This is an optimization exercise on Yosys and OpenROAD, whose aim is small area, not a production implementation. Function was checked by simulation only, so behaviour that the tests miss may differ from the original. Not every run is shown, and edits may drop behaviour that the tests do not exercise. Power and IR drop assume default switching activity.

run_1/ir_drop.png
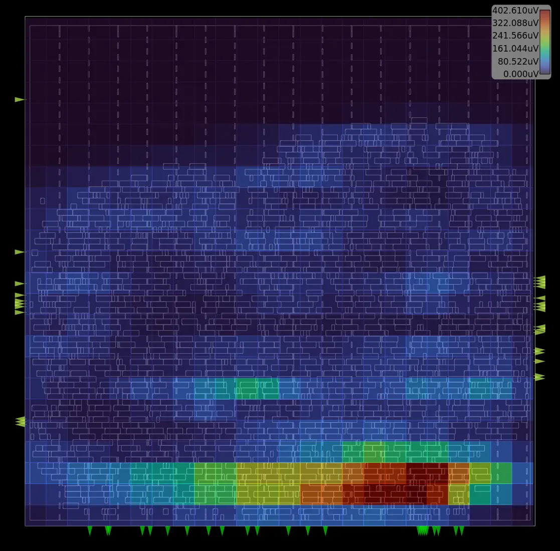
run_1/congestion.png
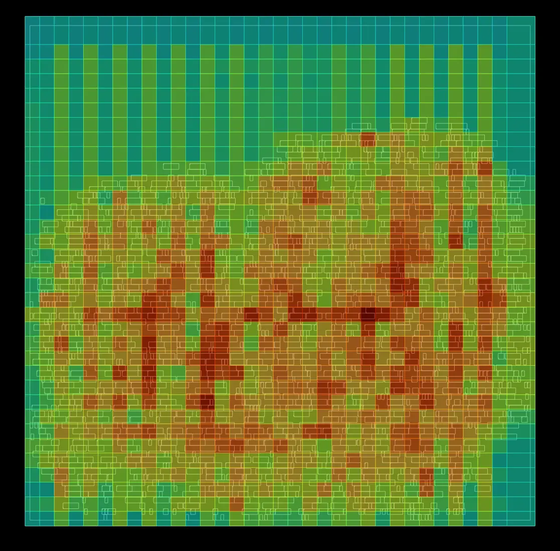
run_1/clk_routes.png
Drawn at 1.5 px/um.
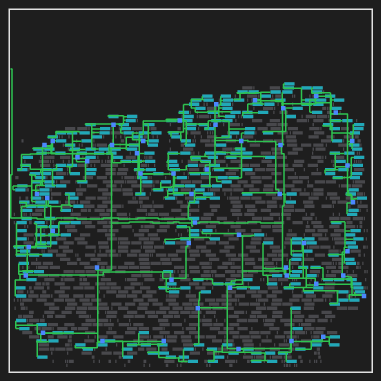
## flow/design.v in outline (module list and top-level ports)
// module transposed_filter: 1587 lines
// module fa: 4 lines
// module ha: 4 lines
// module hn: 4 lines
// module fa1: 4 lines
// module fa1n: 4 lines
// module mxi: 3 lines
// module gxor: 3 lines
// module gxnor: 3 lines
// module gnor: 3 lines
// module gorb: 3 lines
// module gnand: 3 lines
// module gor: 3 lines
module transposed_filter(
  input signed [15:0] noisy_signal,
  input clk, rst,
  output signed [31:0] filtered_signal
  );
  // ...
==> flow/flow/run.sh <==
#!/bin/bash
# Own flow: the standard layout (standard.sh, unchanged synthesis, floorplan,
# power grid, placement and routing), with two settings passed to ORFS:
#  - port buffers use the smallest buffer cell instead of the one buffer_ports picks;
#  - clock tree synthesis without dummy loads, clkbuf_4 buffers and clusters of up to 11 sinks.
set -euo pipefail
export BUFFER_PORTS_ARGS="-buffer_cell sky130_fd_sc_hd__buf_1"
export CTS_ARGS="-sink_clustering_enable -repair_clock_nets -dont_use_dummy_load -buf_list sky130_fd_sc_hd__clkbuf_4 -sink_clustering_size 11 -sink_clustering_max_diameter 40"
bash standard.sh > standard.log 2>&1
==> flow/standard.sh <==
#!/bin/bash
# synth_recipe.tcl (not shown) runs the flow's synth.tcl, then flattens the netlist and writes it again
# the make line also repeats each setting of config.mk as NAME=value (left out here)
make -C /OpenROAD-flow-scripts/flow DESIGN_CONFIG=/design/flow/config.mk WORK_HOME=/design/flow/orfs CLKGATE_MAP_FILE= SYNTH_SCRIPT=/design/flow/synth_recipe.tcl "${@:-finish}"
==> flow/config.mk <==
export PLATFORM = sky130hd
export DESIGN_NAME = transposed_filter
export DESIGN_NICKNAME = transposed_filter
export VERILOG_FILES = /design/flow/design.v
export SDC_FILE = /design/flow/constraint.sdc
export NUM_CORES = 4
export LEC_CHECK = 0
export CAP_MARGIN = 20
export CORE_MARGIN = 2
export CORE_UTILIZATION = 40
export SLEW_MARGIN = 20
export SYNTH_HIERARCHICAL = 1
==> flow/constraint.sdc <==
create_clock -name core_clock -period 10.0 [get_ports {clk}]
set_input_delay 2.0000 -clock core_clock [delete_from_list [all_inputs] [get_ports {clk}]]
set_output_delay 2.0000 -clock core_clock [all_outputs]
set_load 0.01 [all_outputs]
==> impl_results.md, run 1 <==
* Status: complete, no violations
* Max-slew violations at 0
* Die X-Extent at 241.0 um
* Min Hold Slack at 0.3278 ns
* Number of buffers and inverters on the critical path at 2
* Largest family of logic cells by synthesized area: adder cells
* Overflow after GRT at 0
* Synthesized net count at 2248
* Crit path max-delay family: adder cells
* Crit path required time at 10.62 ns
* Worst VDD drop at 0.5394 mV
* Clk sinks at 340
* Share of cells above drive strength 1 at 0.03729
* R2R Setup Slk at 0.68 ns
* Critical path data arrival time at 9.95 ns
* CTS Buf Count at 50
* Post-Synth Simple-Gate Area at 0.05669
* Initial core utilization at 0.4062
* Slew of the pin with the lowest slew margin at 1.106 ns
* Fin. Hold Viols at 0
* Fill cells at 5151
* Synthesis-to-layout area growth at 6.304%
* Crit path time final at 9.321 ns
* Gr usage total at 0.1916
* CP endpoint kind: register
* Post_cts resized at 0
* Hold path depth at 1
* Critical path, cell by cell: ha_1 > fa_1 > fa_1 > fa_1 > fa_1 > fa_1 > fa_1 > fa_1 > fa_1 > fa_1 > inv_1 > fa_1 > fa_1 > inv_1 > fa_1 > fa_1 > fa_1 > ha_1 > fa_1 > ha_1 > fa_1 > fa_1 > fa_1
* Num ports at 50
* Setup tns final at 0 ns
* Cell variety after synth at 17
* Critical Path Start Type: register
* Compound-Gate Fraction of Synth Area at 0
* Cts hold-fix bufs at 0
* Fmax at 107.3 MHz
* Final Core Density at 0.4318
* Cells after synthesis at 1548
* Fin crit share at 0.9321
* H-tree Lvls at 2
* Initial antenna violation count at 1
* Vias at 11120
* Via/cell ratio at 4.659
* Yosys warnings at 7
* Critical path depth in cells at 23
* Gpl congestion at 0.9087
* Worst-case reg-to-reg path depth at 23
* Worst relative slew slack at 0.2616
* Antenna Nets Post-Route at 0
* DRC viols at 0
* Synth Area in Adders at 0.5940
* Max_cap viols at 0
* Crit Path Class: register to register
* DRT Wirelength at 51.27 mm
* Clock buffer depth at 3
* FF+latch count, synth at 340
* Fin Clk Skew at 0.09884 ns
* # Post-CTS Setup Buffers at 0
* CORE AREA at 0.05531 mm^2
* Layout Nets at 2338
* Largest net degree at the start of global routing at 82
* Worst path max stage delay at 0.71 ns
* Die height at 241.0 um
* Avg Cell Area, Syn at 14.51 um^2
* # rows at 86
* Max reg flops at 20
* Mapped Area at 0.02247 mm^2
* DP HPWL at 44.80 mm
* Unrepaired setup endpoints after global routing: false
* CTS tree: done
* IO buf count at 49
* Detailed Routing Iterations Pass 1 at 4
* Sequential fraction of the synthesis area at 0.3030
* Final setup violation count at 0
* Die area at 0.05808 mm^2
* P_leak at 9.734 nW
* Multiplexer area fraction after synthesis at 0.002673
-- ir_drop.png (at the start) --
Pwr Density: 297.0 mW/mm^2
overall power: 7.092 mW
net load switching power: 3.074 mW
internal power: 4.018 mW

-- congestion.png (at the start) --
met1 usage: 0.2612
GR peak layer: met2

-- clk_routes.png (at the start) --
cyan -> flip-flops  # count 340
green -> clock wires  # length 4470 um
blue -> clock drivers  # count 50
routed clock nets = 51
flops lie = all over the die

## run 1: metrics by stage
step                worst slack (ns)  cells  area, um^2
floorplan                      1.167   1548       22470
global placement              0.7727   2334       23500
detailed placement            0.6582   2334       23500
CTS                           0.6188   2384       23880
global route                  0.4350   2386       23880
finish                        0.6790   2386       23880
## run 1: cell usage in the layout (no fill, tap or decap), drive strengths merged
cell and count:
dfxtp 340, nand2 134, or2 9, fa 641, xnor2 16, nand2b 1, xor2 11, buf 55
diode 2, inv 159, nor2b 22, clkbuf 51, and2b 3, nor2 146, clkinv 1, ha 41
mux2i 6
## run 1: synth_stat cells
| library cell | n | share of area |
|---|---|---|
| buf_2 | 7 | 0.0016 |
| and2b_1 | 3 | 0.0010 |
| xnor2_1 | 16 | 0.0062 |
| clkbuf_1 | 1 | 0.00017 |
| inv_1 | 160 | 0.027 |
| nand2_1 | 134 | 0.022 |
| buf_6 | 8 | 0.0040 |
| nor2b_1 | 22 | 0.0061 |
| ha_1 | 41 | 0.023 |
| fa_1 | 641 | 0.57 |
| or2_1 | 9 | 0.0025 |
| nand2b_1 | 1 | 0.00028 |
| dfxtp_1 | 340 | 0.30 |
| mux2i_1 | 6 | 0.0027 |
| xor2_1 | 11 | 0.0043 |
| buf_4 | 2 | 0.00067 |
| nor2_1 | 146 | 0.024 |
## run 1: routing by layer
metal  vias up  wire, um  track usage
met5         -         0            0
met4         0      1086      0.05032
met3        65      2514      0.03580
met2       224     25660       0.3172
met1      6105     22000       0.2612
li1       4723         -            -
## run 1: cell families after synthesis
| logic type | after synthesis |
|---|---|
| adders and majority gates | 682 |
| DFF | 340 |
| xor gates and xnor gates | 27 |
| buffers and inverters | 178 |
| and+or+nand+nor | 315 |
| muxes | 6 |
## run 1: power by group
group	total (mW)	internal (mW)	switching, mW	leakage (nW)
clock network	0.683	0.228	0.455	0.230
registers	1.71	1.65	0.0593	2.77
logic	4.70	2.14	2.56	6.73
total	7.09	4.02	3.07	9.73
## run 1: cell type report
| cell class | count | area [um^2] | area share |
|---|---|---|---|
| diodes | 2 | 5.005 | 0.0002096 |
| clock buffers | 50 | 375.4 | 0.01572 |
| inverters | 160 | 601.8 | 0.02520 |
| multi-input cells | 1030 | 14920 | 0.6246 |
| flip-flops and latches | 340 | 6807 | 0.2850 |
| well taps | 748 | 935.9 | 0.03919 |
| repair buffers | 56 | 240.2 | 0.01006 |
run_1/io_placement.png
Drawn at 2 px/um. Pins as bars across the die edge, other pins in grey.
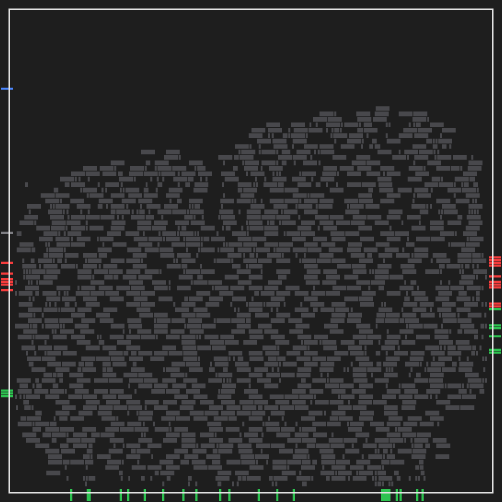

==> run 2: changes to the inputs <==
==> flow/flow/run.sh (replaced) <==
#!/bin/bash
# Own flow: the standard layout (standard.sh, unchanged synthesis, floorplan,
# power grid, placement and routing), with two settings passed to ORFS:
#  - port buffers use the smallest buffer cell instead of the one buffer_ports picks;
#  - clock tree synthesis without dummy loads, clkbuf_4 buffers and clusters of up to 10 sinks.
set -euo pipefail
export BUFFER_PORTS_ARGS="-buffer_cell sky130_fd_sc_hd__buf_1"
export CTS_ARGS="-sink_clustering_enable -repair_clock_nets -dont_use_dummy_load -buf_list sky130_fd_sc_hd__clkbuf_4 -sink_clustering_size 10 -sink_clustering_max_diameter 40"
bash standard.sh > standard.log 2>&1
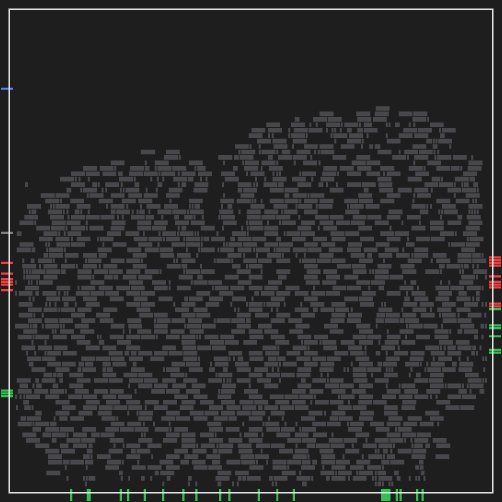
run_2/io_placement.png
Drawn at 2 px/um. Pins as bars across the die edge, other pins in grey.
red -> `noisy_signal`  # pins 16, direction input, edge 10 east, 6 west
blue -> `clk`  # pins 1, direction input, edge west
green -> `filtered_signal`  # pins 32, direction output, edge 23 south, 6 east, 3 west
all pins by edge = 23 south, 16 east, 11 west

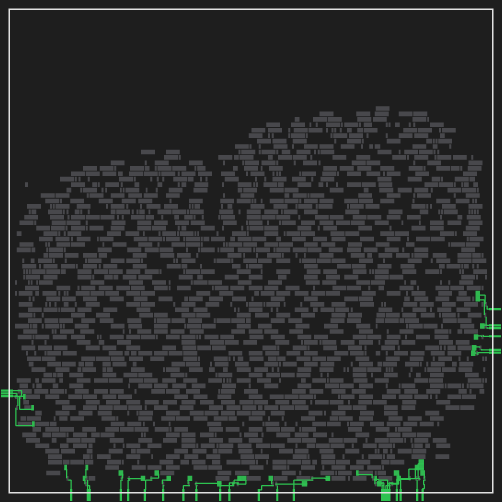
run_2/io_fan.png
Drawn at 2 px/um.
green -> `filtered_signal`  # bits 32, direction output, end cells 32, buffers 32, wire 440 um
num ports: 50
IO buf count: 49

==> run 2 against run 1 <==
Against the previous run: sequential power about the same; synthesized cell count unchanged; die area unchanged; clock skew down 0.011 ns; combinational power about the same; maximum frequency about the same; sequential cell count unchanged; global-route usage about the same; largest power group unchanged.
==> impl_results.md, run 2 <==
* Status: complete, no violations
* Synthesis-to-layout area growth at 6.338% (about the same)
* Commonest cells post-synth: fa_1, dfxtp_1, inv_1
* Register area at 0.006807 mm^2 (unchanged)
* Hold path depth at 1 (unchanged)
* Fmax at 107.2 MHz (about the same)
* Worst-case reg-to-reg path depth at 23 (unchanged)
* # rows at 86 (unchanged)
* Async S/R FF share, synth at 0 (unchanged)
* Worst relative slew slack at 0.2489 (-0.01275)
* Synth top area share at 0.5712 (unchanged)
* CP endpoint kind: register
* Pwr Density at 296.5 mW/mm^2 (-0.16%)
* Crit Path Class: register to register
* Main synth FF type: dfxtp_1
* Most common cell after layout, fill and taps aside: fa_1
* Area of the multi-input gates at 0.01492 mm^2 (unchanged)
* Layout Nets at 2339 (+0.043%)
* Cts hold-fix bufs at 0 (unchanged)
* Fin. Hold Viols at 0 (unchanged)
* Die X-Extent at 241.0 um (unchanged)
* Sequential fraction of the synthesis area at 0.3030 (unchanged)
* P_leak at 9.738 nW (about the same)
* Fin crit share at 0.9329 (about the same)
* Crit path required time at 10.62 ns (about the same)
* Clock buffer depth at 3 (unchanged)
* # Post-CTS Setup Buffers at 0 (unchanged)
* Critical path data arrival time at 9.95 ns (about the same)
* Initial core utilization at 0.4062 (unchanged)
* Detailed Routing Iterations Pass 1 at 5 (+1)
* Max_cap viols at 0 (unchanged)
* Worst VDD drop at 0.5392 mV (about the same)
* Post_cts resized at 0 (unchanged)
* Cells after synthesis at 1548 (unchanged)
* Via/cell ratio at 4.672 (+0.28%)
* Most frequent cells in the layout: fa_1, dfxtp_1, inv_1
* Avg Cell Area, Syn at 14.51 um^2 (unchanged)
* CTS tree: done
* Number of flops mapped to enable cells by yosys at 0 (unchanged)
* Die height at 241.0 um (unchanged)
* Net load switching power at 3.063 mW (-0.38%)
* Max-slew violations at 0 (unchanged)
* Internal power at 4.021 mW (about the same)
* Most area-hungry cell type in the Yosys netlist: fa_1
* Largest net degree at the start of global routing at 82 (unchanged)
* Share of cells above drive strength 1 at 0.03787 (+0.0005881)
* Gpl congestion at 0.9087 (unchanged)
* R2R Setup Slk at 0.67 ns (about the same)
* DRT Wirelength at 51.26 mm (about the same)
* Vias at 11150 (+0.32%)
* Area contributors post-synth: fa_1, dfxtp_1, inv_1
* CORE AREA at 0.05531 mm^2 (unchanged)
* Max reg flops at 20 (unchanged)
* Crit path time final at 9.329 ns (+0.007483 ns)
* Count leader, synth: fa_1
* Fin Clk Skew at 0.08747 ns (-0.01138 ns)
* Overflow after GRT at 0 (unchanged)
* Sequential share of power at 0.241 (about the same)
* Clk pwr share at 0.097 (about the same)
* Sw frac at 0.4324 (-0.001119)
* Unrepaired setup endpoints after global routing: false
* Gr usage total at 0.1917 (about the same)
* Clk sinks at 340 (unchanged)
* Mapped Area at 0.02247 mm^2 (unchanged)
* Synthesized net count at 2248 (unchanged)
* Yosys warnings at 7 (unchanged)
* DRC viols at 0 (unchanged)
* Post-placement setup slack at 0.6582 ns (unchanged)
* Initial antenna violation count at 1 (unchanged)
* DP HPWL at 44.80 mm (unchanged)
* Cell variety after synth at 17 (unchanged)
* Fill cells at 5151 (unchanged)
* Combinational share of power at 0.662 (about the same)
* Final setup violation count at 0 (unchanged)
* H-tree Lvls at 2 (unchanged)
* Antenna Nets Post-Route at 0 (unchanged)
* FF+latch count, synth at 340 (unchanged)
* Die area at 0.05808 mm^2 (unchanged)
* PnR worst setup slack at 0.6715 ns (-0.007483 ns)
* Setup tns final at 0 ns (unchanged)
-- run 2: cell counts after synthesis --
No cell type changed its count.
-- run 2: through the flow --
stage / utilization / instances / area (um^2) / total power, mW / hold WS, ns
4_1_cts: 0.4319 / 2385 / 23890 / 7.384 / 0.3221
5_1_grt: 0.4320 / 2387 / 23890 / 8.231 / 0.3284
3_5_place_dp: 0.4249 / 2334 / 23500 / 6.655 / 0.3430
3_3_place_gp: 0.4249 / 2334 / 23500 / 6.553 / 0.3405
2_1_floorplan: - / 1548 / 22470 / 5.299 / 0.3345
6_report: 0.4320 / 2387 / 23890 / 7.083 / 0.3221
-- run 2: worst max-delay path, cell delays in order (launching register included) --
cell     delay [ns]
dfxtp_1        0.34
ha_1           0.21
fa_1           0.38
fa_1           0.51
fa_1           0.71
fa_1           0.49
fa_1           0.51
fa_1           0.40
fa_1           0.45
fa_1           0.52
inv_1          0.05
fa_1           0.38
fa_1           0.44
fa_1           0.49
inv_1          0.05
fa_1           0.38
fa_1           0.42
fa_1           0.38
ha_1           0.20
fa_1           0.37
ha_1           0.25
fa_1           0.39
fa_1           0.38
fa_1           0.43
-- run 2: layout make-up --
cell class                      instances  area share
Tap cell                              748     0.03917
Multi-Input combinational cell       1030      0.6244
Clock buffer                           51     0.01603
Sequential cell                       340      0.2849
Timing Repair Buffer                   56     0.01006
Inverter                              160     0.02519
Antenna cell                            2   0.0002095
-- run 2: kinds of logic after synthesis --
| logic type | Yosys count | share of synthesized area |
|---|---|---|
| adders and majority gates | 682 | 0.5940 |
| DFF | 340 | 0.3030 |
| and+or+nand+nor | 315 | 0.05669 |
| buffers and inverters | 178 | 0.03314 |
| xor gates and xnor gates | 27 | 0.01053 |
| muxes | 6 | 0.002673 |
-- run 2: routing by layer --
metal	vias to the layer above	share of wire	global-route usage
met2	232	0.50	0.3179
met3	56	0.049	0.03386
li1	4731	-	-
met5	-	0	0
met1	6134	0.43	0.2631
met4	0	0.020	0.04826
-- run 2: power by group through the flow --
stage                     combinational (mW)  clock [mW]  sequential [mW]
after floorplan                         3.57           0             1.73
after global placement                  4.81           0             1.74
after detailed placement                4.91           0             1.74
after CTS                               4.95       0.723             1.71
after global routing                    5.73       0.777             1.73
final                                   4.69       0.684             1.71
==> run 3: changes to the inputs <==
--- a/flow/design.v
+++ b/flow/design.v
@@ -1542,3 +1542,3 @@
   wire s1395, c1396;
-  ha us1395 (.a(~ya[26]), .b(yb[26]), .s(s1395), .co(c1396));
+  fa us1395 (.a(~ya[26]), .b(yb[26]), .c(c1394), .s(s1395), .co(c1396));
   wire s1397, c1398;
@@ -1546,3 +1546,3 @@
   wire s1399, c1400;
-  fa us1399 (.a(ya[28]), .b(yb[28]), .c(c1398), .s(s1399), .co(c1400));
+  ha us1399 (.a(ya[28]), .b(yb[28]), .s(s1399), .co(c1400));
   wire s1401, c1402;
@@ -1555,27 +1555,19 @@
   wire s1407, c1408;
-  gxor uxs1407 (.a(ya[26]), .b(yb[26]), .y(s1407));
-  gorb uns1407 (.an(ya[26]), .b(yb[26]), .y(c1408));
+  gxnor uxs1407 (.a(ya[28]), .b(yb[28]), .y(s1407));
+  gor uns1407 (.a(ya[28]), .b(yb[28]), .y(c1408));
   wire s1409, c1410;
-  fa us1409 (.a(ya[27]), .b(yb[27]), .c(c1408), .s(s1409), .co(c1410));
+  fa us1409 (.a(ya[29]), .b(yb[29]), .c(c1408), .s(s1409), .co(c1410));
   wire s1411, c1412;
-  fa us1411 (.a(ya[28]), .b(yb[28]), .c(c1410), .s(s1411), .co(c1412));
+  fa us1411 (.a(ya[30]), .b(yb[30]), .c(c1410), .s(s1411), .co(c1412));
   wire s1413, c1414;
-  fa us1413 (.a(ya[29]), .b(yb[29]), .c(c1412), .s(s1413), .co(c1414));
-  wire s1415, c1416;
-  fa us1415 (.a(ya[30]), .b(yb[30]), .c(c1414), .s(s1415), .co(c1416));
-  wire s1417, c1418;
-  gxnor uxs1417 (.a(yb[31]), .b(c1416), .y(s1417));
-  gor uns1417 (.a(yb[31]), .b(c1416), .y(c1418));
-  wire m1419;
-  mxi um1419 (.a(s1395), .b(s1407), .s(c1394), .y(m1419));
-  wire m1420;
-  mxi um1420 (.a(s1397), .b(s1409), .s(c1394), .y(m1420));
-  wire m1421;
-  mxi um1421 (.a(s1399), .b(s1411), .s(c1394), .y(m1421));
-  wire m1422;
-  mxi um1422 (.a(s1401), .b(s1413), .s(c1394), .y(m1422));
-  wire m1423;
-  mxi um1423 (.a(s1403), .b(s1415), .s(c1394), .y(m1423));
-  wire m1424;
-  mxi um1424 (.a(s1405), .b(s1417), .s(c1394), .y(m1424));
+  gxnor uxs1413 (.a(yb[31]), .b(c1412), .y(s1413));
+  gor uns1413 (.a(yb[31]), .b(c1412), .y(c1414));
+  wire m1415;
+  mxi um1415 (.a(s1399), .b(s1407), .s(c1398), .y(m1415));
+  wire m1416;
+  mxi um1416 (.a(s1401), .b(s1409), .s(c1398), .y(m1416));
+  wire m1417;
+  mxi um1417 (.a(s1403), .b(s1411), .s(c1398), .y(m1417));
+  wire m1418;
+  mxi um1418 (.a(s1405), .b(s1413), .s(c1398), .y(m1418));
   assign sum = {s979, s945, s913, s885, s857, s833, s809, s789, s773, s761, s751, s743};
@@ -1585,3 +1577,3 @@
   gnor ucln (.a(rst), .b(r1), .y(clrn));
-  assign filtered_signal = {~clr & ~m1424, ~clr & ~m1423, ~clr & ~m1422, ~clr & ~m1421, ~clr & ~m1420, ~clr & ~m1419, ~clr & s1393, ~clr & s1391, ~clr & s1389, ~clr & s1387, ~clr & s1385, ~clr & s1383, ~clr & s1381, ~clr & s1379, ~clr & s1377, ~clr & s1375, ~clr & s1373, ~clr & ~s1371, ~clr & ~s1369, ~clr & s1367, ~clr & y[11], ~clr & y[10], ~clr & y[9], ~clr & y[8], ~clr & y[7], ~clr & y[6], ~clr & y[5], ~clr & y[4], ~clr & y[3], ~clr & y[2], ~clr & y[1], ~clr & y[0]};
+  assign filtered_signal = {~clr & ~m1418, ~clr & ~m1417, ~clr & ~m1416, ~clr & ~m1415, ~clr & s1397, ~clr & s1395, ~clr & s1393, ~clr & s1391, ~clr & s1389, ~clr & s1387, ~clr & s1385, ~clr & s1383, ~clr & s1381, ~clr & s1379, ~clr & s1377, ~clr & s1375, ~clr & s1373, ~clr & ~s1371, ~clr & ~s1369, ~clr & s1367, ~clr & y[11], ~clr & y[10], ~clr & y[9], ~clr & y[8], ~clr & y[7], ~clr & y[6], ~clr & y[5], ~clr & y[4], ~clr & y[3], ~clr & y[2], ~clr & y[1], ~clr & y[0]};
 endmodule
==> run 3 against run 2 <==
Against the previous run: still clean on timing, DRC and antenna; design area decreased by 0.12%; total power decreased by 0.74%; maximum frequency decreased by 0.35%; combinational power decreased by 1%; critical endpoint is now yb[23]$_DFF_P_; largest power group unchanged; highest routed layer unchanged.
==> impl_results.md, run 3 <==
* Avg Cell Area, Syn at 14.52 um^2 (about the same)
* Async S/R FF share, synth at 0 (unchanged)
* Cell variety after synth at 16 (-1)
* CORE AREA at 0.05520 mm^2 (-0.19%)
* R2R Setup Slk at 0.64 ns (-0.03 ns)
* Count leader, synth: fa_1
* Area of the multi-input gates at 0.01487 mm^2 (-0.33%)
* Worst path slowest cell: fa_1
* Num ports at 50 (unchanged)
* Status: complete, no violations
* H-tree Lvls at 2 (unchanged)
* Worst-case reg-to-reg path depth at 21 (-8.7%)
* Sequential share of power at 0.242 (about the same)
* Area contributors post-synth: fa_1, dfxtp_1, inv_1
* Pwr Density at 294.6 mW/mm^2 (-0.62%)
* CP endpoint kind: register
* DP HPWL at 43.91 mm (-2.0%)
* Synthesis-to-layout area growth at 6.447%
* Die area at 0.05795 mm^2 (-0.22%)
* Worst VDD drop at 0.5250 mV (-2.6%)
* Gpl congestion at 0.8929 (-1.7%)
* FF+latch count, synth at 340 (unchanged)
* Internal power at 3.994 mW (-0.67%)
* Critical path, cell by cell: ha_1 > fa_1 > fa_1 > fa_1 > fa_1 > fa_1 > fa_1 > fa_1 > fa_1 > fa_1 > fa_1 > fa_1 > fa_1 > fa_1 > fa_1 > fa_1 > fa_1 > fa_1 > fa_1 > ha_1 > fa_1
* Worst path max stage delay at 0.65 ns (-0.06 ns)
* Most area-hungry cell type in the Yosys netlist: fa_1
* Hold path depth at 0 (-1)
* Most frequent cells in the layout: fa_1, dfxtp_1, inv_1
* Vias at 10980 (-1.6%)
* Synthesized net count at 2242 (-0.27%)
* Final setup violation count at 0 (unchanged)
* Number of flops mapped to enable cells by yosys at 0 (unchanged)
* Main synth FF type: dfxtp_1
* Unrepaired setup endpoints after global routing: false
* Fin Clk Skew at 0.1042 ns (+0.01676 ns)
* Share of cells above drive strength 1 at 0.03973 (+0.001857)
* Fill cells at 5101 (-0.97%)
* Initial antenna violation count at 1 (unchanged)
* Crit path required time at 10.65 ns (+0.03 ns)
* Crit path time final at 9.361 ns (+0.03273 ns)
* IO buf count at 49 (unchanged)
* Max reg flops at 20 (unchanged)
* DRC viols at 0 (unchanged)
* Worst relative slew slack at 0.2727 (+0.02379)
* Clock buffer depth at 3 (unchanged)
* # Post-CTS Setup Buffers at 0 (unchanged)
* Post-place instance area at 0.02347 mm^2 (-0.14%)
* Post_cts resized at 0 (unchanged)
* Cells after synthesis at 1544 (-0.26%)
* Layout Nets at 2336 (-0.13%)
* Combinational share of power at 0.660 (-0.002)
* Max-slew violations at 0 (unchanged)
* Detailed Routing Iterations Pass 1 at 4 (-1)
* Sw frac at 0.4319 (about the same)
* Net load switching power at 3.037 mW (-0.84%)
* Fin. Hold Viols at 0 (unchanged)
* Sequential fraction of the synthesis area at 0.3036 (+0.0006764)
* Max_cap viols at 0 (unchanged)
* P_leak at 9.747 nW (about the same)
* Final Instance Area at 0.02386 mm^2 (-0.12%)
* Yosys warnings at 7 (unchanged)
* Register area at 0.006807 mm^2 (unchanged)
* Synth top area share at 0.5707 (about the same)
* Clk sinks at 340 (unchanged)
run 3: changes by cell type after synthesis:
cell,delta
and2b_1,+5
buf_2,-1
clkbuf_1,+1
fa_1,-2
mux2i_1,-2
nand2b_1,-1
nor2_1,-2
nor2b_1,-3
or2_1,+1
xnor2_1,+1
xor2_1,-1
run 3: layout make-up:
class,count,area share
multi-input cells,1026,0.6231
diodes,1,0.0001049
well taps,748,0.03922
inverters,160,0.02522
clock buffers,52,0.01636
flip-flops and latches,340,0.2853
repair buffers,58,0.01070
run 3: kinds of logic after synthesis:
| family | share of synthesized area |
|---|---|
| adders and majority gates | 0.5935 |
| DFF | 0.3036 |
| and+or+nand+nor | 0.05732 |
| buffers and inverters | 0.03316 |
| xor gates and xnor gates | 0.01055 |
| muxes | 0.001786 |
run 3: power groups by stage:
stage          Sequential, mW  Clock, mW  Combinational (mW)
2_1_floorplan            1.72          0                3.54
5_1_grt                  1.72      0.782                5.65
3_5_place_dp             1.74          0                4.89
6_report                 1.70      0.688                4.64
4_1_cts                  1.71      0.724                4.90
3_3_place_gp             1.73          0                4.71
run 3: through the flow:
step / power, mW / worst slack, ns / hold WS (ns) / utilization / cells
global placement: 6.448 / 0.7150 / 0.3421 / 0.4252 / 2332
finish: 7.031 / 0.6388 / 0.3293 / 0.4323 / 2385
global route: 8.151 / 0.2441 / 0.3429 / 0.4323 / 2385
CTS: 7.331 / 0.4792 / 0.3330 / 0.4322 / 2384
detailed placement: 6.625 / 0.5623 / 0.3458 / 0.4252 / 2332
floorplan: 5.259 / 1.167 / 0.3345 / - / 1544
run 3: worst max-delay path, delay by kind of cell (launching register included):
| family | cells | cell delay, ns |
|---|---|---|
| flip-flops | 1 | 0.33 |
| adder cells (fa/ha/maj) | 21 | 8.85 |
run 3: layer usage:
layer  global-route usage  vias up  share of wire
met3              0.04358       63          0.055
met5                    0        -              0
met4              0.05481        0          0.025
met1               0.2498     5963           0.42
li1                     -     4727              -
met2               0.3124      224           0.50
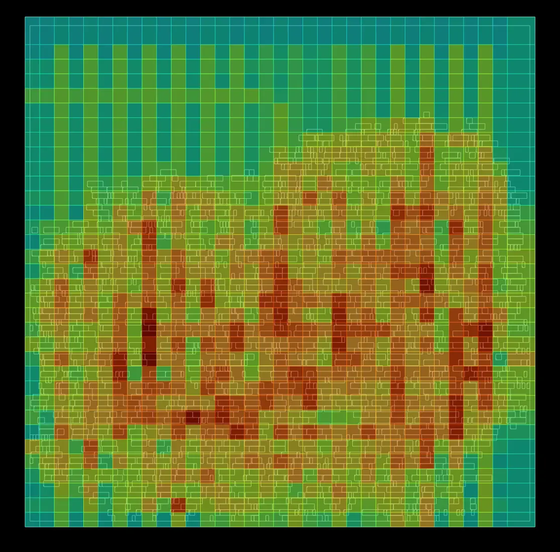
run_3/congestion.png
gr usage total: 0.1887
met3 GRT Util: 0.04358
Avg WL per Cell: 21.06 um
Final Core Density: 0.4323
met2 usage: 0.3124

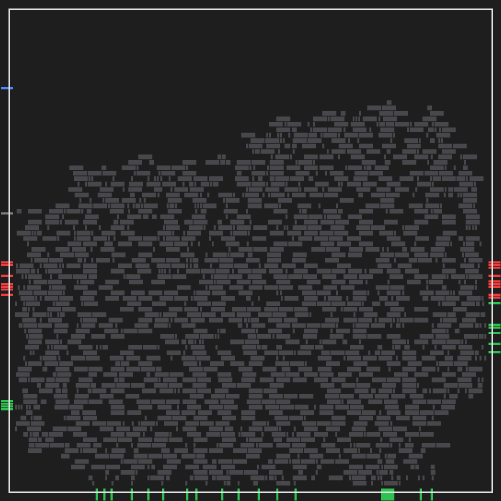
run_3/io_placement.png
Drawn at 2 px/um. Pins as bars across the die edge, other pins in grey.
Die X-Extent: 240.7 um
die height: 240.7 um

==> run 4: changes to the inputs <==
--- a/flow/config.mk
+++ b/flow/config.mk
@@ -9,3 +9,3 @@
 export CORE_MARGIN = 2
-export CORE_UTILIZATION = 40
+export CORE_UTILIZATION = 65
 export SLEW_MARGIN = 20
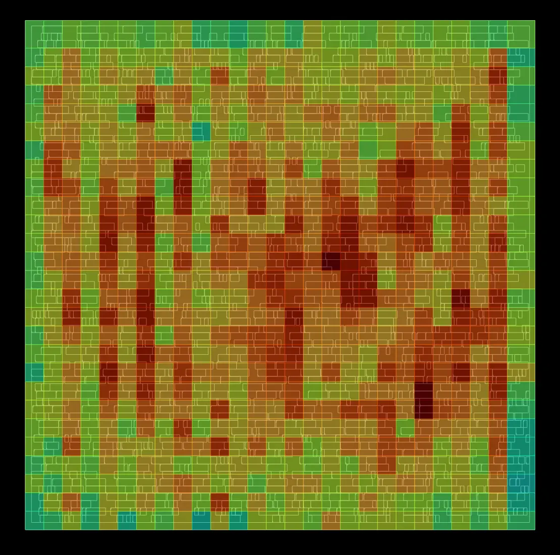
run_4/congestion.png
met2 usage: 0.5103
met3 GRT Util: 0.05719
gr usage total: 0.3048
Avg WL per Cell: 23.72 um

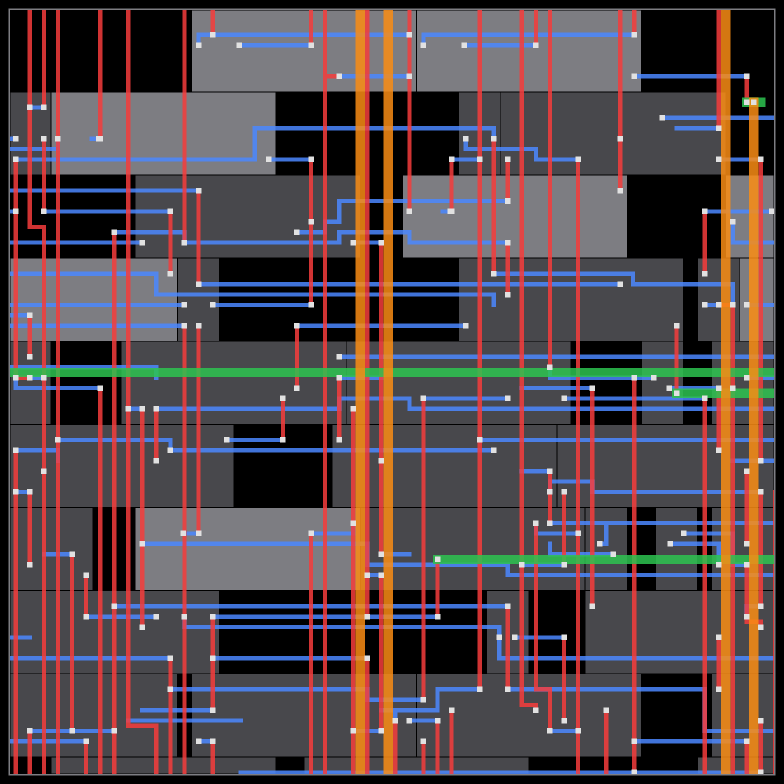
run_4/detail.png
Region (35, 130) to (60, 155) um. Cells in grey, sequential cells in the stronger grey; small squares are vias.
orange -> metal 4
green -> metal 3
blue -> metal 1
red -> metal 2
sequential cells in the window = 6
most frequent = fa_1 (14), dfxtp_1 (6), inv_1 (4)
cells with their middle in the window = 30

==> run 4 against run 3 <==
Against the previous run: maximum frequency is 0.13% higher; critical path type is now register to output pin; still clean on timing, DRC and antenna; largest power group unchanged; worst setup slack better by 0.012 ns; wire length is 1.3% lower; design area is 1.6% lower; first-iteration DRC count is 1.2% higher; sequential power hardly changed; non-clock buffer count stayed put; sequential share of layout area is 0.47 points higher.
==> impl_results.md, run 4 <==
* Post_cts resized at 0 (unchanged)
* Clk sinks at 340 (unchanged)
* Num ports at 50 (unchanged)
* Worst VDD drop at 0.5735 mV (+9.2%)
* Fmax at 107.0 MHz
* Clock buffer depth at 3 (unchanged)
* IO buf count at 49 (unchanged)
* Most frequent cells in the layout: fa_1, dfxtp_1, inv_1
* CORE AREA at 0.03429 mm^2 (-38%)
* Max_cap viols at 0 (unchanged)
* Vias at 11140 (+1.5%)
* Sequential fraction of the synthesis area at 0.3036 (unchanged)
* Mapped Area at 0.02242 mm^2
* Critical Path Start Type: register
* Initial core utilization at 0.6538
* Antenna Nets Post-Route at 0
* Fin. Hold Viols at 0 (unchanged)
* Setup tns final at 0 ns
* Detailed Routing Iterations Pass 1 at 4 (unchanged)
* Initial antenna violation count at 1 (unchanged)
* # rows at 68
* Most area-hungry cell type in the Yosys netlist: fa_1
* Vias in the first global route at 13060
* Overflow after GRT at 0
* Initial DRC count at 525
* Crit path time final at 9.349 ns (-0.01187 ns)
* Status: complete, no violations
* Slew of the pin with the lowest slew margin at 1.101 ns
* PnR worst setup slack at 0.6506 ns (+0.01187 ns)
* Min Hold Slack at 0.2944 ns (-0.03489 ns)
* Unrepaired setup endpoints after global routing: false
* Post-placement setup slack at 0.6327 ns (+0.07041 ns)
* P_leak at 9.733 nW (-0.14%)
* Cts hold-fix bufs at 0
* Final Core Density at 0.6846 (+0.2523)
* Async S/R FF share, synth at 0 (unchanged)
* Hold path depth at 1 (+1)
* Hold Path Class: register to register
* Critical path peak fanout at 4
* Synth top area share at 0.5707 (unchanged)
* DRC viols at 0 (unchanged)
* Area contributors post-synth: fa_1, dfxtp_1, inv_1
* DP HPWL at 43.35 mm (-1.3%)
* Fill cells at 2536 (-50%)
* CTS Buf Count at 49
* Register area at 0.006807 mm^2 (unchanged)
* Crit Path Class: register to output pin
* Count leader, synth: fa_1
* Fin crit share at 0.9349
* H-tree Lvls at 2 (unchanged)
* Via/cell ratio at 5.331
* Max-slew violations at 0 (unchanged)
* # Post-CTS Setup Buffers at 0 (unchanged)
* Final Instance Area at 0.02347 mm^2 (-1.6%)
* Commonest cells post-synth: fa_1, dfxtp_1, inv_1
* Share of cells above drive strength 1 at 0.03797 (-0.001764)
* Layout Nets at 2333 (-0.13%)
* CTS tree: done
* Max reg flops at 20 (unchanged)
* R2R Setup Slk at 0.66 ns (+0.02 ns)
* Yosys warnings at 7 (unchanged)
* Cell variety after synth at 16 (unchanged)
* Worst-case reg-to-reg path depth at 25 (+19%)
* Synthesis-to-layout area growth at 4.711%
* Clock transition at the registers of the reported paths at 0.11 ns
* Worst-skew pair later-pin latency at 0.79 ns
* First-pass GRT wire length at 76.94 mm
* Most common cell after layout, fill and taps aside: fa_1
* Die X-Extent at 189.7 um (-21%)
* Clk root buf: clkbuf_4
* Avg Cell Area, Syn at 14.52 um^2 (unchanged)
* Largest net degree at the start of global routing at 87
* Die height at 189.7 um (-21%)
* Worst relative slew slack at 0.2652 (-0.007427)
* Main synth FF type: dfxtp_1
* Crit path required time at 8.00 ns (-2.65 ns)
* Critical path data arrival time at 7.35 ns
* DRT Wirelength at 49.56 mm
* Gpl congestion at 0.9436 (+5.7%)
* Synthesized net count at 2242 (unchanged)
* Number of flops mapped to enable cells by yosys at 0 (unchanged)
* Post-place instance area at 0.02310 mm^2 (-1.6%)
* FF+latch count, synth at 340 (unchanged)
* Area of the multi-input gates at 0.01487 mm^2 (unchanged)
* Fin Clk Skew at 0.08262 ns (-0.02161 ns)
* Cells after synthesis at 1544 (unchanged)
* Pwr Density at 304.7 mW/mm^2 (+3.4%)
* Die area at 0.03599 mm^2 (-38%)
* Final setup violation count at 0 (unchanged)
* CP endpoint kind: output pin
run 4: cell counts after synthesis:
Identical to the previous run, type by type.
run 4: layout make-up:
class | count | share of cell area
Antenna cell | 1 | 0.0001066
Multi-Input combinational cell | 1026 | 0.6335
Tap cell | 455 | 0.02425
Inverter | 160 | 0.02564
Clock buffer | 49 | 0.01567
Timing Repair Buffer | 58 | 0.01087
Sequential cell | 340 | 0.2900
run 4: kinds of logic after synthesis:
| kind of cell | Yosys count | synth area share |
|---|---|---|
| adders and majority gates | 680 | 0.5935 |
| DFF | 340 | 0.3036 |
| and+or+nand+nor | 315 | 0.05732 |
| buffers and inverters | 178 | 0.03316 |
| xor gates and xnor gates | 27 | 0.01055 |
| muxes | 4 | 0.001786 |
run 4: metal layers:
metal / routed length (um) / part of all wire / GRT usage
met5: 0 / 0 / 0
met4: 3187 / 0.064 / 0.1646
met3: 2382 / 0.048 / 0.05719
met2: 25580 / 0.52 / 0.5103
met1: 18410 / 0.37 / 0.3823
run 4: stage by stage:
stage	std cells	power (mW)
2_1_floorplan	1544	5.259
3_3_place_gp	2039	6.544
3_5_place_dp	2039	6.698
4_1_cts	2088	7.392
5_1_grt	2089	8.213
6_report	2089	7.152
run 4: critical path: stages, from the launching register on:
cell and delay [ns]:
dfxtp_1 0.31, inv_1 0.04, ha_1 0.16, inv_1 0.06, fa_1 0.18, fa_1 0.17, inv_1 0.05, fa_1 0.38
fa_1 0.41, fa_1 0.42, fa_1 0.39, fa_1 0.38, fa_1 0.39, fa_1 0.39, fa_1 0.39, fa_1 0.39
fa_1 0.38, fa_1 0.38, fa_1 0.39, fa_1 0.49, mux2i_1 0.16, nor2_1 0.11, buf_1 0.17
run 4: where the power goes:
part | leakage [nW] | switching (mW) | internal (mW)
clock | 0.225 | 0.449 | 0.223
sequential | 2.77 | 0.0517 | 1.65
combinational | 6.74 | 2.62 | 2.16
total | 9.73 | 3.12 | 4.03
==> run 5: changes to the inputs <==
==> flow/flow/run.sh (replaced) <==
#!/bin/bash
# Own flow: the standard layout (standard.sh, unchanged synthesis, floorplan,
# power grid, placement and routing), with two settings passed to ORFS:
#  - port buffers use the smallest buffer cell instead of the one buffer_ports picks;
#  - clock tree synthesis without dummy loads, clkbuf_4 buffers and clusters of up to 12 sinks.
set -euo pipefail
export BUFFER_PORTS_ARGS="-buffer_cell sky130_fd_sc_hd__buf_1"
export CTS_ARGS="-sink_clustering_enable -repair_clock_nets -dont_use_dummy_load -buf_list sky130_fd_sc_hd__clkbuf_4 -sink_clustering_size 12 -sink_clustering_max_diameter 40"
bash standard.sh > standard.log 2>&1
==> run 5 against run 4 <==
Against the previous run: still clean on timing, DRC and antenna; worst setup slack improved by 0.011 ns; combinational power barely moved; count of clock-buffer cells in the layout fell by 3; non-clock buffer count did not move; sequential share of layout area barely moved; critical endpoint unchanged; largest cell class unchanged; highest routed layer unchanged.
==> impl_results.md, run 5 <==
* Status: complete, no violations
* Clk sinks at 340 (unchanged)
* Combinational share of power at 0.671 (+0.003)
* Crit path max-delay family: adder cells
* Worst VDD drop at 0.5733 mV (about the same)
* Clock buffer depth at 3 (unchanged)
* Post_cts resized at 0 (unchanged)
* H-tree Lvls at 2 (unchanged)
* Die X-Extent at 189.7 um (unchanged)
* Worst relative slew slack at 0.2723 (+0.007055)
* Critical path data arrival time at 7.34 ns (about the same)
* Initial core utilization at 0.6538 (unchanged)
* Critical Path Start Type: register
* Die area at 0.03599 mm^2 (unchanged)
* # rows at 68 (unchanged)
* Critical path depth in cells at 22 (unchanged)
* Most frequent cells in the layout: fa_1, dfxtp_1, inv_1
* Worst-skew pair later-pin latency at 0.78 ns (about the same)
* Net load switching power at 3.112 mW (-0.33%)
* Setup tns final at 0 ns (unchanged)
* Worst path max stage delay at 0.49 ns (about the same)
* First-pass GRT wire length at 76.93 mm (about the same)
* Worst path slowest cell: fa_1
* Slew of the pin with the lowest slew margin at 1.090 ns (-0.01057 ns)
* Critical path peak fanout at 4 (unchanged)
* Unrepaired setup endpoints after global routing: false
* Overflow after GRT at 0 (unchanged)
* Fin cells at 2088 (-0.048%)
* Fin crit share at 0.9338 (-0.001131)
* Avg Cell Area, Syn at 14.52 um^2 (unchanged)
* Number of buffers and inverters on the critical path at 4 (unchanged)
* Via/cell ratio at 5.320 (-0.21%)
* IO buf count at 49 (unchanged)
* Num ports at 50 (unchanged)
* Cell variety after synth at 16 (unchanged)
* Count leader, synth: fa_1
* DP HPWL at 43.35 mm (unchanged)
* R2R Setup Slk at 0.67 ns (about the same)
* # Post-CTS Setup Buffers at 0 (unchanged)
* Synthesis-to-layout area growth at 4.633% (about the same)
* Clk root buf: clkbuf_4
* Fin Clk Skew at 0.07994 ns (-0.002687 ns)
* Final setup violation count at 0 (unchanged)
* Worst-case reg-to-reg path depth at 25 (unchanged)
* Async S/R FF share, synth at 0 (unchanged)
* Share of cells above drive strength 1 at 0.03620 (-0.001771)
* Cells after synthesis at 1544 (unchanged)
* Crit Path Class: register to output pin
* Mapped Area at 0.02242 mm^2 (unchanged)
* Top cell by count, worst path: fa_1
* Critical path, cell by cell: inv_1 > ha_1 > inv_1 > fa_1 > fa_1 > inv_1 > fa_1 > fa_1 > fa_1 > fa_1 > fa_1 > fa_1 > fa_1 > fa_1 > fa_1 > fa_1 > fa_1 > fa_1 > fa_1 > mux2i_1 > nor2_1 > buf_1
* Main synth FF type: dfxtp_1
* Crit path required time at 8.00 ns (about the same)
* CORE AREA at 0.03429 mm^2 (unchanged)
* Vias in the first global route at 13050 (-0.069%)
* Max_cap viols at 0 (unchanged)
* Sequential fraction of the synthesis area at 0.3036 (unchanged)
* Dpl cells at 2039 (unchanged)
* Cts hold-fix bufs at 0 (unchanged)
* Vias at 11110 (-0.26%)
* Commonest cells post-synth: fa_1, dfxtp_1, inv_1
* Initial antenna violation count at 1 (unchanged)
* CTS tree: done
* Clock transition at the registers of the reported paths at 0.12 ns (about the same)
* Hold Path Class: register to register
* Sw frac at 0.4366 (about the same)
* Synthesized net count at 2242 (unchanged)
* Most area-hungry cell type in the Yosys netlist: fa_1
* Most common cell after layout, fill and taps aside: fa_1
* Fmax at 107.1 MHz (+0.12%)
* Clk pwr share at 0.091 (-0.003)
* Die height at 189.7 um (unchanged)
* Gpl congestion at 0.9436 (unchanged)
* Max reg flops at 20 (unchanged)
* Antenna Nets Post-Route at 0 (unchanged)
* Synth top area share at 0.5707 (unchanged)
* Hold path depth at 1 (unchanged)
* Fin. Hold Viols at 0 (unchanged)
* FF+latch count, synth at 340 (unchanged)
* Detailed Routing Iterations Pass 1 at 4 (unchanged)
* Area contributors post-synth: fa_1, dfxtp_1, inv_1
* Pwr Density at 303.9 mW/mm^2 (-0.25%)
* CTS Buf Count at 46 (-6.1%)
* DRC viols at 0 (unchanged)
* Crit path time final at 9.338 ns (-0.01131 ns)
* Internal power at 4.017 mW (-0.31%)
* Initial DRC count at 525 (unchanged)
* CP endpoint kind: output pin
* Sequential share of power at 0.239 (about the same)
* Yosys warnings at 7 (unchanged)
* Largest net degree at the start of global routing at 87 (unchanged)
* DRT Wirelength at 49.48 mm (-0.16%)
* P_leak at 9.719 nW (-0.14%)
* Max-slew violations at 0 (unchanged)
* Layout Nets at 2330 (-0.13%)
* Number of flops mapped to enable cells by yosys at 0 (unchanged)
## run 5: stage by stage
step | power (mW) | setup slack, ns | hold WS [ns] | cell area, um^2
floorplan | 5.259 | 1.167 | 0.3345 | 22420
global placement | 6.544 | 0.7629 | 0.3415 | 23100
detailed placement | 6.698 | 0.6327 | 0.3474 | 23100
CTS | 7.375 | 0.4893 | 0.2808 | 23450
global route | 8.197 | 0.2897 | 0.2950 | 23450
finish | 7.129 | 0.6620 | 0.2824 | 23460
## run 5: power groups by stage
stage / clock network (mW) / registers, mW / logic (mW)
2_1_floorplan: 0 / 1.72 / 3.54
3_3_place_gp: 0 / 1.73 / 4.81
3_5_place_dp: 0 / 1.74 / 4.96
4_1_cts: 0.675 / 1.70 / 4.99
5_1_grt: 0.724 / 1.72 / 5.76
6_report: 0.647 / 1.70 / 4.78
## run 5: cell type report
type | count | area (um^2)
fillers | 2531 | 10830
flip-flops and latches | 340 | 6807
well taps | 455 | 569.3
diodes | 3 | 7.507
multi-input cells | 1026 | 14870
inverters | 160 | 601.8
repair buffers | 58 | 255.2
clock buffers | 46 | 345.3
## run 5: layer usage
layer,GRT usage,vias to the layer above,share of wire
met5,0,-,0
met4,0.1708,0,0.069
met3,0.05460,127,0.044
met2,0.5077,288,0.51
met1,0.3840,5976,0.38
li1,-,4717,-
## run 5: kinds of logic after synthesis
group         after synthesis  share of synthesized area
fa+ha+maj                 680                     0.5935
simple gates              315                    0.05732
flops                     340                     0.3036
mux                         4                   0.001786
buf+inv                   178                    0.03316
xor+xnor                   27                    0.01055
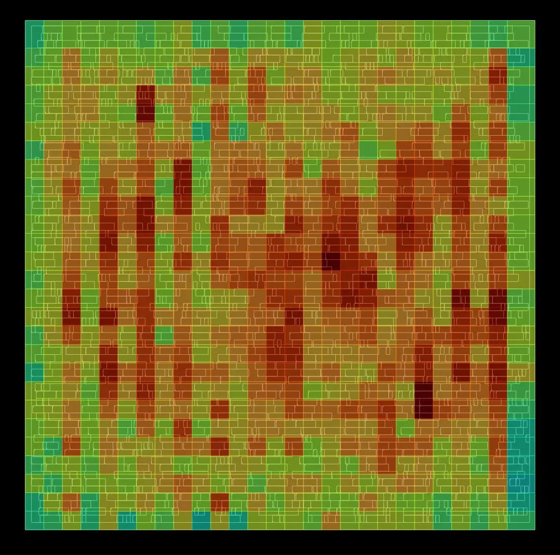
run_5/congestion.png
Final Core Density: 0.6841
gr usage total: 0.3049
Avg WL per Cell: 23.70 um
met3 GRT Util: 0.05460
met1 usage: 0.3840

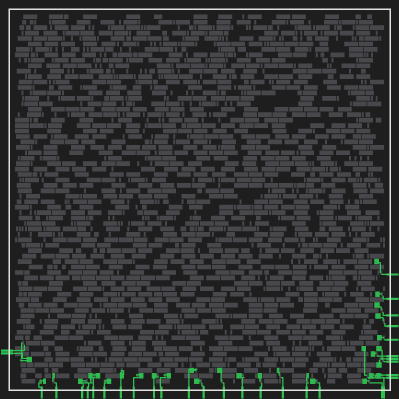
run_5/io_fan.png
Drawn at 2 px/um.

==> run 6: changes to the inputs <==
--- a/flow/design.v
+++ b/flow/design.v
@@ -1256,3 +1256,3 @@
   wire s1115, c1116;
-  ha us1115 (.a(s1113), .b(~s535), .s(s1115), .co(c1116));
+  fa us1115 (.a(s1113), .b(~s535), .c(c1082), .s(s1115), .co(c1116));
   wire s1117, c1118;
@@ -1480,3 +1480,3 @@
   wire s1335, c1336;
-  ha us1335 (.a(s1333), .b(c1322), .s(s1335), .co(c1336));
+  fa us1335 (.a(s1333), .b(c1322), .c(~c1324), .s(s1335), .co(c1336));
   wire s1337, c1338;
@@ -1491,3 +1491,3 @@
   wire s1345, c1346;
-  fa us1345 (.a(s1343), .b(c1334), .c(c1336), .s(s1345), .co(c1346));
+  fa us1345 (.a(s1343), .b(~s661), .c(c1334), .s(s1345), .co(c1346));
   wire s1347, c1348;
@@ -1499,3 +1499,3 @@
   wire s1353, c1354;
-  ha us1353 (.a(s1351), .b(~c662), .s(s1353), .co(c1354));
+  fa us1353 (.a(s1351), .b(~c662), .c(c1346), .s(s1353), .co(c1354));
   wire s1355, c1356;
@@ -1510,5 +1510,5 @@
   wire s1363, c1364;
-  ha us1363 (.a(~s673), .b(s1361), .s(s1363), .co(c1364));
+  fa us1363 (.a(~s673), .b(s1361), .c(c1360), .s(s1363), .co(c1364));
   wire s1365, c1366;
-  ha us1365 (.a(~c674), .b(c1362), .s(s1365), .co(c1366));
+  fa us1365 (.a(~c674), .b(c1362), .c(c1364), .s(s1365), .co(c1366));
   wire s1367, c1368;
@@ -1520,3 +1520,3 @@
   wire s1373, c1374;
-  fa us1373 (.a(ya[15]), .b(yb[15]), .c(~c1372), .s(s1373), .co(c1374));
+  ha us1373 (.a(ya[15]), .b(~c1372), .s(s1373), .co(c1374));
   wire s1375, c1376;
@@ -1540,40 +1540,24 @@
   wire s1393, c1394;
-  fa us1393 (.a(~ya[25]), .b(yb[25]), .c(c1392), .s(s1393), .co(c1394));
+  ha us1393 (.a(ya[25]), .b(c1392), .s(s1393), .co(c1394));
   wire s1395, c1396;
-  fa us1395 (.a(~ya[26]), .b(yb[26]), .c(c1394), .s(s1395), .co(c1396));
+  fa us1395 (.a(ya[26]), .b(yb[26]), .c(c1394), .s(s1395), .co(c1396));
   wire s1397, c1398;
-  fa us1397 (.a(ya[27]), .b(yb[27]), .c(c1396), .s(s1397), .co(c1398));
+  ha us1397 (.a(ya[27]), .b(c1396), .s(s1397), .co(c1398));
   wire s1399, c1400;
-  ha us1399 (.a(ya[28]), .b(yb[28]), .s(s1399), .co(c1400));
+  fa us1399 (.a(ya[28]), .b(yb[28]), .c(c1398), .s(s1399), .co(c1400));
   wire s1401, c1402;
-  fa us1401 (.a(ya[29]), .b(yb[29]), .c(c1400), .s(s1401), .co(c1402));
+  ha us1401 (.a(ya[29]), .b(c1400), .s(s1401), .co(c1402));
   wire s1403, c1404;
-  fa us1403 (.a(ya[30]), .b(yb[30]), .c(c1402), .s(s1403), .co(c1404));
-  wire s1405, c1406;
-  gxnor uxs1405 (.a(yb[31]), .b(c1404), .y(s1405));
-  gor uns1405 (.a(yb[31]), .b(c1404), .y(c1406));
-  wire s1407, c1408;
-  gxnor uxs1407 (.a(ya[28]), .b(yb[28]), .y(s1407));
-  gor uns1407 (.a(ya[28]), .b(yb[28]), .y(c1408));
-  wire s1409, c1410;
-  fa us1409 (.a(ya[29]), .b(yb[29]), .c(c1408), .s(s1409), .co(c1410));
-  wire s1411, c1412;
-  fa us1411 (.a(ya[30]), .b(yb[30]), .c(c1410), .s(s1411), .co(c1412));
-  wire s1413, c1414;
-  gxnor uxs1413 (.a(yb[31]), .b(c1412), .y(s1413));
-  gor uns1413 (.a(yb[31]), .b(c1412), .y(c1414));
-  wire m1415;
-  mxi um1415 (.a(s1399), .b(s1407), .s(c1398), .y(m1415));
-  wire m1416;
-  mxi um1416 (.a(s1401), .b(s1409), .s(c1398), .y(m1416));
-  wire m1417;
-  mxi um1417 (.a(s1403), .b(s1411), .s(c1398), .y(m1417));
-  wire m1418;
-  mxi um1418 (.a(s1405), .b(s1413), .s(c1398), .y(m1418));
+  gxnor uxs1403 (.a(yb[31]), .b(ya[30]), .y(s1403));
+  gor uns1403 (.a(yb[31]), .b(ya[30]), .y(c1404));
+  wire m1405;
+  mxi um1405 (.a(ya[30]), .b(~ya[30]), .s(c1402), .y(m1405));
+  wire m1406;
+  mxi um1406 (.a(yb[31]), .b(~s1403), .s(c1402), .y(m1406));
   assign sum = {s979, s945, s913, s885, s857, s833, s809, s789, s773, s761, s751, s743};
-  assign suma = {1'b1, c1364, c1360, c1354, c1346, s661, c1324, c1312, s1309, c1278, c1258, c1234, c1206, s1205, c1150, s1145, c1082, c1048, c1014, c980};
-  assign sumb = {c1366, s1365, s1363, s1359, s1353, s1345, s1335, s1323, s1311, s1295, s1277, s1257, s1233, s1207, s1179, s1149, s1115, s1081, s1047, s1013};
+  assign suma = {1'b1, s1365, s1363, c1354, s1353, c1336, s1335, c1312, s1309, c1278, c1258, c1234, c1206, s1205, c1150, s1145, s1115, c1048, c1014, c980};
+  assign sumb = {c1366, 1'b0, 1'b0, s1359, 1'b0, s1345, 1'b0, s1323, s1311, s1295, s1277, s1257, s1233, s1207, s1179, s1149, 1'b0, s1081, s1047, s1013};
   gor ucl (.a(rst), .b(r1), .y(clr));
   gnor ucln (.a(rst), .b(r1), .y(clrn));
-  assign filtered_signal = {~clr & ~m1418, ~clr & ~m1417, ~clr & ~m1416, ~clr & ~m1415, ~clr & s1397, ~clr & s1395, ~clr & s1393, ~clr & s1391, ~clr & s1389, ~clr & s1387, ~clr & s1385, ~clr & s1383, ~clr & s1381, ~clr & s1379, ~clr & s1377, ~clr & s1375, ~clr & s1373, ~clr & ~s1371, ~clr & ~s1369, ~clr & s1367, ~clr & y[11], ~clr & y[10], ~clr & y[9], ~clr & y[8], ~clr & y[7], ~clr & y[6], ~clr & y[5], ~clr & y[4], ~clr & y[3], ~clr & y[2], ~clr & y[1], ~clr & y[0]};
+  assign filtered_signal = {~clr & m1406, ~clr & ~m1405, ~clr & s1401, ~clr & s1399, ~clr & s1397, ~clr & s1395, ~clr & s1393, ~clr & s1391, ~clr & s1389, ~clr & s1387, ~clr & s1385, ~clr & s1383, ~clr & s1381, ~clr & s1379, ~clr & s1377, ~clr & s1375, ~clr & s1373, ~clr & ~s1371, ~clr & ~s1369, ~clr & s1367, ~clr & y[11], ~clr & y[10], ~clr & y[9], ~clr & y[8], ~clr & y[7], ~clr & y[6], ~clr & y[5], ~clr & y[4], ~clr & y[3], ~clr & y[2], ~clr & y[1], ~clr & y[0]};
 endmodule
==> flow/flow/run.sh (replaced) <==
#!/bin/bash
# Own flow: the standard layout (standard.sh, unchanged synthesis, floorplan,
# power grid, placement and routing), with two settings passed to ORFS:
#  - port buffers use the smallest buffer cell instead of the one buffer_ports picks;
#  - clock tree synthesis without dummy loads, clkbuf_4 buffers and clusters of up to 10 sinks.
set -euo pipefail
export BUFFER_PORTS_ARGS="-buffer_cell sky130_fd_sc_hd__buf_1"
export CTS_ARGS="-sink_clustering_enable -repair_clock_nets -dont_use_dummy_load -buf_list sky130_fd_sc_hd__clkbuf_4 -sink_clustering_size 10 -sink_clustering_max_diameter 40"
bash standard.sh > standard.log 2>&1
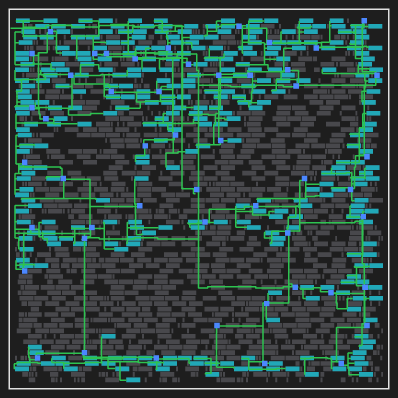
run_6/clk_routes.png
Drawn at 2 px/um.
green -> clock wires  # length 4130 um
cyan -> flip-flops  # count 335
blue -> clock drivers  # count 50
routed clock nets = 51

==> run 6 against run 5 <==
Against the previous run: wire length shrank 0.72%; total power up 0.48%; clock skew is 0.017 ns higher; utilization grew 0.87 points; maximum frequency fell by 1.1%; die area is 0.76% lower; critical path type is now register to register.
==> impl_results.md, run 6 <==
* Crit path required time at 10.63 ns (+2.63 ns)
* Final setup violation count at 0 (unchanged)
* # Post-CTS Setup Buffers at 0 (unchanged)
* Max_cap viols at 0 (unchanged)
* Via/cell ratio at 5.379 (+1.1%)
* Main synth FF type: dfxtp_1
* Hold path depth at 1 (unchanged)
* Critical path data arrival time at 10.07 ns (+2.73 ns)
* Clk pwr share at 0.094 (+0.003)
* Slew of the pin with the lowest slew margin at 1.072 ns (-0.01846 ns)
* Initial antenna violation count at 2 (+1)
* Max-slew violations at 0 (unchanged)
* Die area at 0.03572 mm^2 (-0.76%)
* Initial core utilization at 0.6617 (+0.007894)
* Share of cells above drive strength 1 at 0.03763 (+0.001435)
* Worst-case reg-to-reg path depth at 22 (-12%)
* Pwr Density at 307.6 mW/mm^2 (+1.2%)
* Status: complete, no violations
* Fin Clk Skew at 0.09651 ns (+0.01658 ns)
* CTS Buf Count at 50 (+8.7%)
* Most common cell after layout, fill and taps aside: fa_1
* Critical path peak fanout at 8 (+4)
* Worst VDD drop at 0.6065 mV (+5.8%)
* Critical Path Start Type: register
* H-tree Lvls at 2 (unchanged)
* Most area-hungry cell type in the Yosys netlist: fa_1
* Crit path time final at 9.438 ns (+0.09970 ns)
* Die X-Extent at 189.0 um (-0.38%)
* Cells after synthesis at 1533 (-0.71%)
* Die height at 189.0 um (-0.38%)
* Worst-skew pair later-pin latency at 0.80 ns (+0.02 ns)
* Detailed Routing Iterations Pass 1 at 5 (+1)
* Unrepaired setup endpoints after global routing: false
* Overflow after GRT at 0 (unchanged)
* Max reg flops at 19 (-5.0%)
* Dpl cells at 2019 (-0.98%)
* Fin. Hold Viols at 0 (unchanged)
* CORE AREA at 0.03362 mm^2 (-2.0%)
* Area contributors post-synth: fa_1, dfxtp_1, inv_1
* Net load switching power at 3.132 mW (+0.65%)
* Clock transition at the registers of the reported paths at 0.11 ns (about the same)
* Avg Cell Area, Syn at 14.51 um^2 (about the same)
* Synth top area share at 0.5742 (+0.003562)
* IO buf count at 49 (unchanged)
* Initial DRC count at 640 (+22%)
* Fin crit share at 0.9438 (+0.009970)
* Combinational share of power at 0.672 (about the same)
* FF+latch count, synth at 335 (-1.5%)
* Layout Nets at 2318 (-0.52%)
* Count leader, synth: fa_1
* Num ports at 50 (unchanged)
* Sequential share of power at 0.234 (-0.005)
* Final Core Density at 0.6927 (+0.008685)
* Antenna Nets Post-Route at 0 (unchanged)
* Async S/R FF share, synth at 0 (unchanged)
* Vias in the first global route at 13230 (+1.3%)
* R2R Setup Slk at 0.56 ns (-0.11 ns)
* WL met3 at 2.133 mm (-2.1%)
* CP endpoint kind: register
* Synthesized net count at 2228 (-0.62%)
* DRC viols at 0 (unchanged)
* Clk sinks at 335 (-1.5%)
* Sequential fraction of the synthesis area at 0.3015 (-0.002126)
* CTS tree: done
* Gpl congestion at 0.9493 (+0.60%)
* DP HPWL at 42.87 mm (-1.1%)
* Gr usage total at 0.3043 (-0.0006060)
* Crit Path Class: register to register
* Mapped Area at 0.02224 mm^2 (-0.78%)
* Top layer in use: met4
* Synthesis-to-layout area growth at 4.697% (about the same)
* Clk root buf: clkbuf_4
* Avg WL per Cell at 23.71 um (about the same)
* Clock buffer depth at 3 (unchanged)
* Most frequent cells in the layout: fa_1, dfxtp_1, inv_1
* WL met2 at 25.98 mm (+2.6%)
* Largest net degree at the start of global routing at 78 (-10%)
* Post_cts resized at 0 (unchanged)
* Worst relative slew slack at 0.2846 (+0.01232)
* Sw frac at 0.4373 (+0.0007122)
* Hold Path Class: register to register
* P_leak at 9.655 nW (-0.66%)
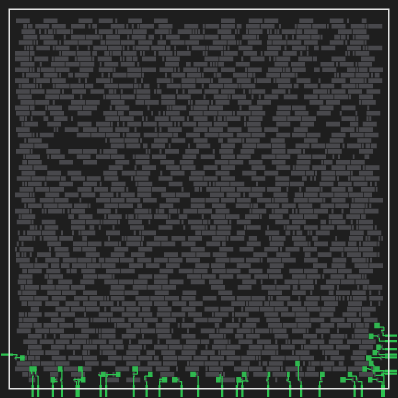
run_6/io_fan.png
Drawn at 2 px/um.
green -> `filtered_signal`  # bits 32, direction output, end cells 32, buffers 32, wire 267 um

-- run 6: final cells by class --
type	instances	area, um^2
Antenna cell	3	7.507
Clock buffer	50	375.4
Fill cell	2433	10330
Inverter	162	609.3
Multi-Input combinational cell	1018	14790
Sequential cell	335	6706
Tap cell	448	560.5
Timing Repair Buffer	56	240.2
-- run 6: per-stage QoR --
stage | hold WS, ns | power, mW | setup slack, ns | instance area, um^2
after global routing | 0.3421 | 8.235 | 0.2176 | 23290
after CTS | 0.3403 | 7.397 | 0.4416 | 23280
after floorplan | 0.3345 | 5.310 | 1.143 | 22240
final | 0.3450 | 7.163 | 0.5623 | 23290
after detailed placement | 0.3461 | 6.668 | 0.5921 | 22900
after global placement | 0.3427 | 6.564 | 0.7145 | 22900
-- run 6: cell families (layout without fill, tap and decap cells) --
group	after synthesis	in the layout	share of synthesized area
simple gates	314	314	0.05783
other cells	0	3	0
flops	335	335	0.3015
buf+inv	180	268	0.03375
xor+xnor	25	25	0.009844
fa+ha+maj	677	677	0.5962
mux	2	2	0.0009001
-- run 6: worst max-delay path, stage by stage (launching register included) --
cell and delay, ns:
dfxtp_1 0.53, ha_1 0.33, fa_1 0.39, fa_1 0.40, fa_1 0.39, fa_1 0.39, fa_1 0.59, fa_1 0.45
fa_1 0.40, fa_1 0.54, fa_1 0.45, fa_1 0.57, fa_1 0.42, fa_1 0.40, fa_1 0.41, fa_1 0.40
fa_1 0.40, fa_1 0.50, inv_1 0.05, fa_1 0.39, fa_1 0.41, inv_1 0.08, fa_1 0.40
-- run 6: per-layer routing --
metal	vias to the layer above	global-route usage
li1	4676	-
met1	6067	0.3941
met2	304	0.5254
met3	99	0.04449
met4	0	0.1211
met5	-	0
-- run 6: power groups by stage --
| stage | combinational [mW] | clock [mW] | sequential, mW |
|---|---|---|---|
| finish | 4.82 | 0.670 | 1.68 |
| global route | 5.80 | 0.745 | 1.69 |
| CTS | 5.02 | 0.695 | 1.68 |
| detailed placement | 4.96 | 0 | 1.71 |
| global placement | 4.86 | 0 | 1.71 |
| floorplan | 3.61 | 0 | 1.70 |

==> screenshots <==
Clock network drawn from the DEF.
(a)
Drawn at 2 px/um.
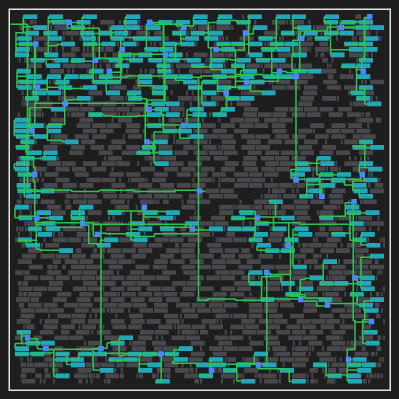
(b)
Drawn at 1.5 px/um.
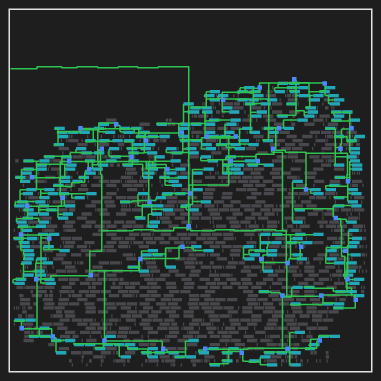
(b) -> run 3
(a) -> run 4

Key to (b):
green -> clock wires  # length 4460 um
cyan -> flip-flops  # count 340
blue -> clock drivers  # count 52
routed clock nets = 53
flops lie = all over the die

[what the ideal ports hide]
In the flow no input, the clock included, has a driving cell. The finished layouts below were timed again as built, in two steps. Step 1, drivers: a clkbuf_16 drives clk and a buf_2 each remaining input, both assumed. Step 2 adds t to the input delays and takes it off the output delays; t is the mean of the earliest and latest rising clock arrival at the registers after step 1. Input paths then give back, and output paths get back, about the clock's delay inside the block. Three values: ideal, step 1, step 2; two values: the first two.
run	t, ns	setup WS [ns]	worst slew at a driven data input, ns	cell pins on the clock port's net
run 1	0.809	0.679 / 0.679 / 0.679	0.06	1
run 2	0.809	0.671 / 0.671 / 0.671	0.07	1
run 3	0.818	0.639 / 0.620 / 0.639	0.07	1
run 4	0.803	0.651 / 0.600 / 0.661	0.04	1
run 5	0.790	0.662 / 0.611 / 0.674	0.04	1
run 6	0.817	0.562 / 0.562 / 0.562	0.06	1
After both steps setup and hold are still met in every run listed.
